This design comes from an exercise in tuning for small area, a short achievable clock period and few clock cycles on the open sky130 flow, not from production work.
Only the layout flow was run in this run; the RTL was not checked for function there.
Power figures rest on the tool's default switching activity, not on a simulated workload.

==> design/flow/design.v <==
`timescale 1ns / 1ps
module apb_master(
    input pclk, presetn, pready, pslverr, 
    input [31:0] prdata,wdata,addr,
    input start,write,
    input [3:0] strb,
    input [2:0] prot,
    output reg psel,penable,pwrite,
    output reg [31:0] paddr,pwdata,
    output reg [3:0] pstrb,
    output reg [2:0] pprot,
    output reg done,error,
    output reg [31:0] rdata
    );
    parameter idle=2'b00,
              setup=2'b01,
              access=2'b10;
    reg [1:0] state, next;  
    always @(posedge pclk, negedge presetn) 
    begin
        if(!presetn) state<=idle;
        else state<=next;
    end 
    always @(*) begin
        case(state)
        idle: next = start?setup:idle;
        setup: next = access;
        access: next=pready?idle:access;
        default: next=idle;
    endcase    
    end 
    always @(posedge pclk,negedge presetn)
    begin
        if(!presetn) begin
        psel<=0;
        penable<=0;
        done<=0;
        error<=0;
        paddr <= 0;
        pwrite <= 0;
        pwdata <= 0;
        pstrb <= 0;
        pprot <= 0;
        rdata <= 0;
        end else begin
        case(state)
        idle: begin
            done<=0;
            error<=0;
            psel<=0;
            penable<=0;
        end
        setup: begin
            psel<=1;
            penable<=0;
            paddr<=addr;
            pwrite<=write;
            pwdata<=wdata;
            pstrb<=strb;
            pprot<=prot;
        end
        access: begin
            penable<=1;
            if(pready) begin
                done<=1;
                error<=pslverr;
                if(!write) rdata<=prdata;
            end
        end
    endcase
    end
    end      
endmodule
`timescale 1ns / 1ps
module apb_slave #(
    parameter base_addr = 32'h0000_0000
)(
    input         pclk,
    input         presetn,
    input         psel,
    input         penable,
    input         pwrite,
    input  [31:0] paddr,
    input  [31:0] pwdata,
    input  [3:0]  pstrb,
    input  [2:0]  pprot,
    output reg [31:0] prdata,
    output reg        pready,
    output reg        pslverr
);
    reg [31:0] regfile [0:3];
    wire [1:0] reg_sel    = paddr[3:2];
    wire       addr_valid = (paddr[31:4] == base_addr[31:4]);
    always @(posedge pclk or negedge presetn) begin
        if (!presetn) begin
            pready <= 0;
        end else begin
            pready <= (psel && penable);  
        end
    end
    always @(posedge pclk or negedge presetn) begin
        if (!presetn) begin
            pslverr <= 0;
        end else if (psel && penable) begin
            pslverr <= ~addr_valid;
        end else begin
            pslverr <= 0;
        end
    end
    always @(posedge pclk or negedge presetn) begin
        if (!presetn) begin
            regfile[0] <= 0;
            regfile[1] <= 0;
            regfile[2] <= 0;
            regfile[3] <= 0;
        end else if (psel && penable && pwrite && addr_valid) begin
            if (pstrb[0]) regfile[reg_sel][7:0]   <= pwdata[7:0];
            if (pstrb[1]) regfile[reg_sel][15:8]  <= pwdata[15:8];
            if (pstrb[2]) regfile[reg_sel][23:16] <= pwdata[23:16];
            if (pstrb[3]) regfile[reg_sel][31:24] <= pwdata[31:24];
        end
    end
    always @(posedge pclk or negedge presetn) begin
        if (!presetn) begin
            prdata <= 0;
        end else if (psel && penable && !pwrite && addr_valid) begin
            prdata <= regfile[reg_sel];
        end
    end
endmodule
`timescale 1ns / 1ps
module apb_top(
    input        pclk,
    input        presetn,
    input        start,
    input        write,
    input [31:0] addr,
    input [31:0] wdata,
    input [3:0]  strb,
    input [2:0]  prot,
    output [31:0] rdata,
    output        done,
    output        error
);
    wire        psel;
    wire        penable;
    wire        pwrite;
    wire [31:0] paddr;
    wire [31:0] pwdata;
    wire [3:0]  pstrb;
    wire [2:0]  pprot;
    wire [31:0] prdata_int;
    wire        pready_int;
    wire        pslverr_int;
    wire psel0 = psel && (paddr[31:12] == 20'h00000);   
    wire psel1 = psel && (paddr[31:12] == 20'h0001);   
    wire [31:0] prdata0;
    wire        pready0;
    wire        pslverr0;
    wire [31:0] prdata1;
    wire        pready1;
    wire        pslverr1;
    assign prdata_int = psel0 ? prdata0
                      : psel1 ? prdata1
                      : 32'h0000_0000;
    assign pready_int = psel0 ? pready0
                      : psel1 ? pready1
                      : penable;
    assign pslverr_int= psel0 ? pslverr0
                      : psel1 ? pslverr1
                      : 1'b1;
    apb_master master (
        .pclk    (pclk),
        .presetn (presetn),
        .start   (start),
        .write   (write),
        .addr    (addr),
        .wdata   (wdata),
        .strb    (strb),
        .prot    (prot),
        .psel    (psel),
        .penable (penable),
        .pwrite  (pwrite),
        .paddr   (paddr),
        .pwdata  (pwdata),
        .pstrb   (pstrb),
        .pprot   (pprot),
        .done    (done),
        .error   (error),
        .rdata   (rdata),
        .prdata  (prdata_int),
        .pready  (pready_int),
        .pslverr (pslverr_int)
    );
    apb_slave #(.base_addr(32'h0000_0000)) slave0 (
        .pclk    (pclk),
        .presetn (presetn),
        .psel    (psel0),
        .penable (penable),
        .pwrite  (pwrite),
        .paddr   (paddr),
        .pwdata  (pwdata),
        .pstrb   (pstrb),
        .pprot   (pprot),
        .prdata  (prdata0),
        .pready  (pready0),
        .pslverr (pslverr0)
    );
    apb_slave #(.base_addr(32'h0000_1000)) slave1 (
        .pclk    (pclk),
        .presetn (presetn),
        .psel    (psel1),
        .penable (penable),
        .pwrite  (pwrite),
        .paddr   (paddr),
        .pwdata  (pwdata),
        .pstrb   (pstrb),
        .pprot   (pprot),
        .prdata  (prdata1),
        .pready  (pready1),
        .pslverr (pslverr1)
    );
endmodule
==> design/flow/run.sh <==
#!/bin/bash
# synth_recipe.tcl (not shown) runs the flow's synth.tcl, then flattens the netlist and writes it again
# the make line also repeats each setting of config.mk as NAME=value (left out here)
make -C /OpenROAD-flow-scripts/flow DESIGN_CONFIG=/design/flow/config.mk WORK_HOME=/design/flow/orfs CLKGATE_MAP_FILE= SYNTH_SCRIPT=/design/flow/synth_recipe.tcl finish
==> design/flow/config.mk <==
export PLATFORM = sky130hd
export DESIGN_NAME = apb_top
export DESIGN_NICKNAME = apb_top
export VERILOG_FILES = /design/flow/design.v
export SDC_FILE = /design/flow/constraint.sdc
export NUM_CORES = 4
export LEC_CHECK = 0
export CAP_MARGIN = 20
export CORE_MARGIN = 2
export CORE_UTILIZATION = 40
export SLEW_MARGIN = 20
==> design/flow/constraint.sdc <==
create_clock -name core_clock -period 4.0 [get_ports {pclk}]
set_input_delay 0.8000 -clock core_clock [delete_from_list [all_inputs] [get_ports {pclk}]]
set_output_delay 0.8000 -clock core_clock [all_outputs]
set_load 0.01 [all_outputs]
==> results.cfg <==
[finish]
multi_input_area_share = 0.3408
final_area_um2 = 21740
dominant_cells = sequential cells
multiInputGateArea_um2 = 7411
layout_commonest_cell = dfrtp_1
largest_registers = slave0.regfile: 128 flops, slave1.regfile: 128 flops
non_clock_buffer_count = 122
area_delta_synth_final_pct = 18.49

[synthesis]
async_reset_ff_frac = 1.000
synth_area_per_cell_um2 = 16.53
synthAdderAreaFrac = 0
yosysTopAreaCellShare = 0.5850
ys_warn_count = 5
yosysSeqAreaShare = 0.5850
synth_simple_gate_area_share = 0.04998
synth_top_family_by_area = multiplexers

[setup_path]
cp_max_fo = 8
start_kind = flip-flop
cp.depth = 5
rr_worst_depth = 5
arrival_ns = 3.43
path_class = flip-flop to flip-flop

[power_and_ir_drop]
p_comb_mw = 2.32

[drt]
post_drt_wl_per_cell_um = 21.21
detail_route.first_pass.iterations = 4
drc = 0
dr_wl_met3_um = 1343

[place]
post-place-ws_ns = 1.002
gp_congestion = 0.6956
dp.cells = 1782
io_buffers = 103

[clocking]
numCtsBuffers = 46
clock_path_buffers = 3
cts.sink_count = 429
htree_levels = 2
cts.repair.resized = 0

[status]
status = no timing/DRC/antenna violations

[timing]
min_period_over_period = 0.7469
min_period_ns = 2.987
hold_viol_final = 0
report.final.slew_viol_count = 0
fmax_mhz = 334.7

[grt]
grt_pass1_wl_um = 63400
grt_overflow_total = 0

[floorplan]
die_area_um2 = 47600
initial_core_util = 0.4052
row_count = 78
taps = 600
core_area_um2 = 45280
### Clock distribution

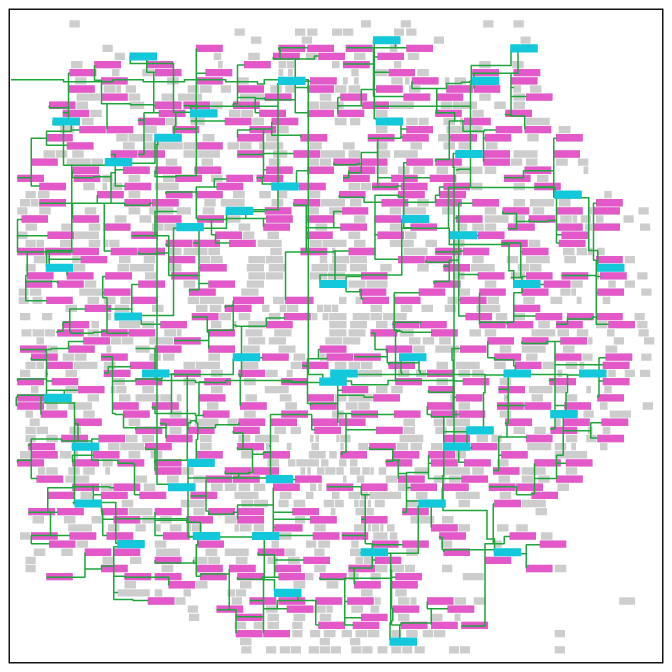
- clock wires: green (length 5,610 µm)
- flip-flops: magenta (count 429)
- clock drivers: cyan (count 46)
- flops lie: spread over the die
clk_skew: 0.01463 ns
worst skew pair latency: 0.57 ns
power share of the clock group: 0.359
P_clk: 4.43 mW

### Supply voltage drop heat map

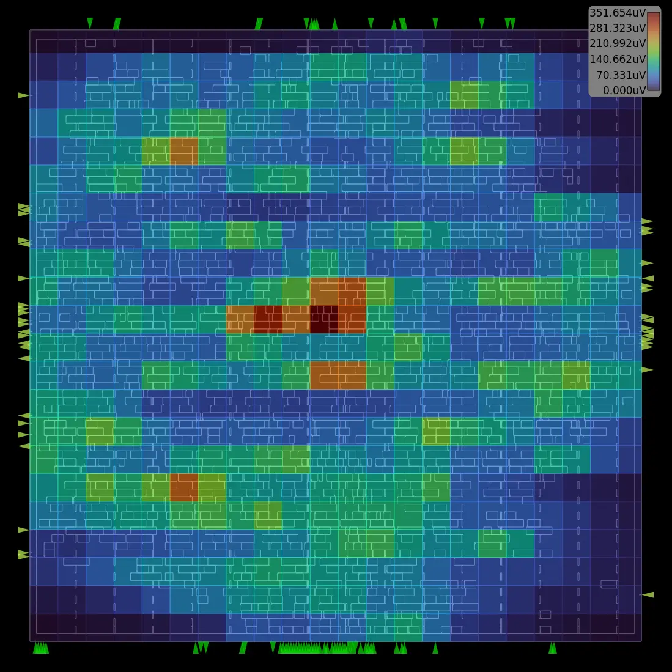
Total Power: 12.36 mW
Power Density: 568.3 nW/µm²
Switch Pwr: 3.567 mW
internal power: 8.790 mW

## separate check: timing with driven ports
In the flow no input, the clock included, has a driving cell. The finished layout below was timed again as built, in two steps.
Step 1 assumes that a clkbuf_16 drives the clock port and a buf_2 every other input.
Step 2 moves the port delays by t, midway between the first and last clock arrival at a register: inputs arrive t later, outputs are due t later. That takes back most of the time a late clock gives input paths.
Three values: no drivers, after step 1, after step 2; two values: the first two.
t, ns: 0.621
slack for setup (ns): 1.013 / 1.013 / 1.013
worst hold slack (ns): 0.150 / 0.150 / 0.473
slew at the worst register clock pin (ns): 0.06 / 0.06
pins driven straight from the clock port: 1
After both steps setup and hold are still met in this run. The setup slack of this run moves by 0.000 ns with the drivers and by 0.000 ns with both steps.
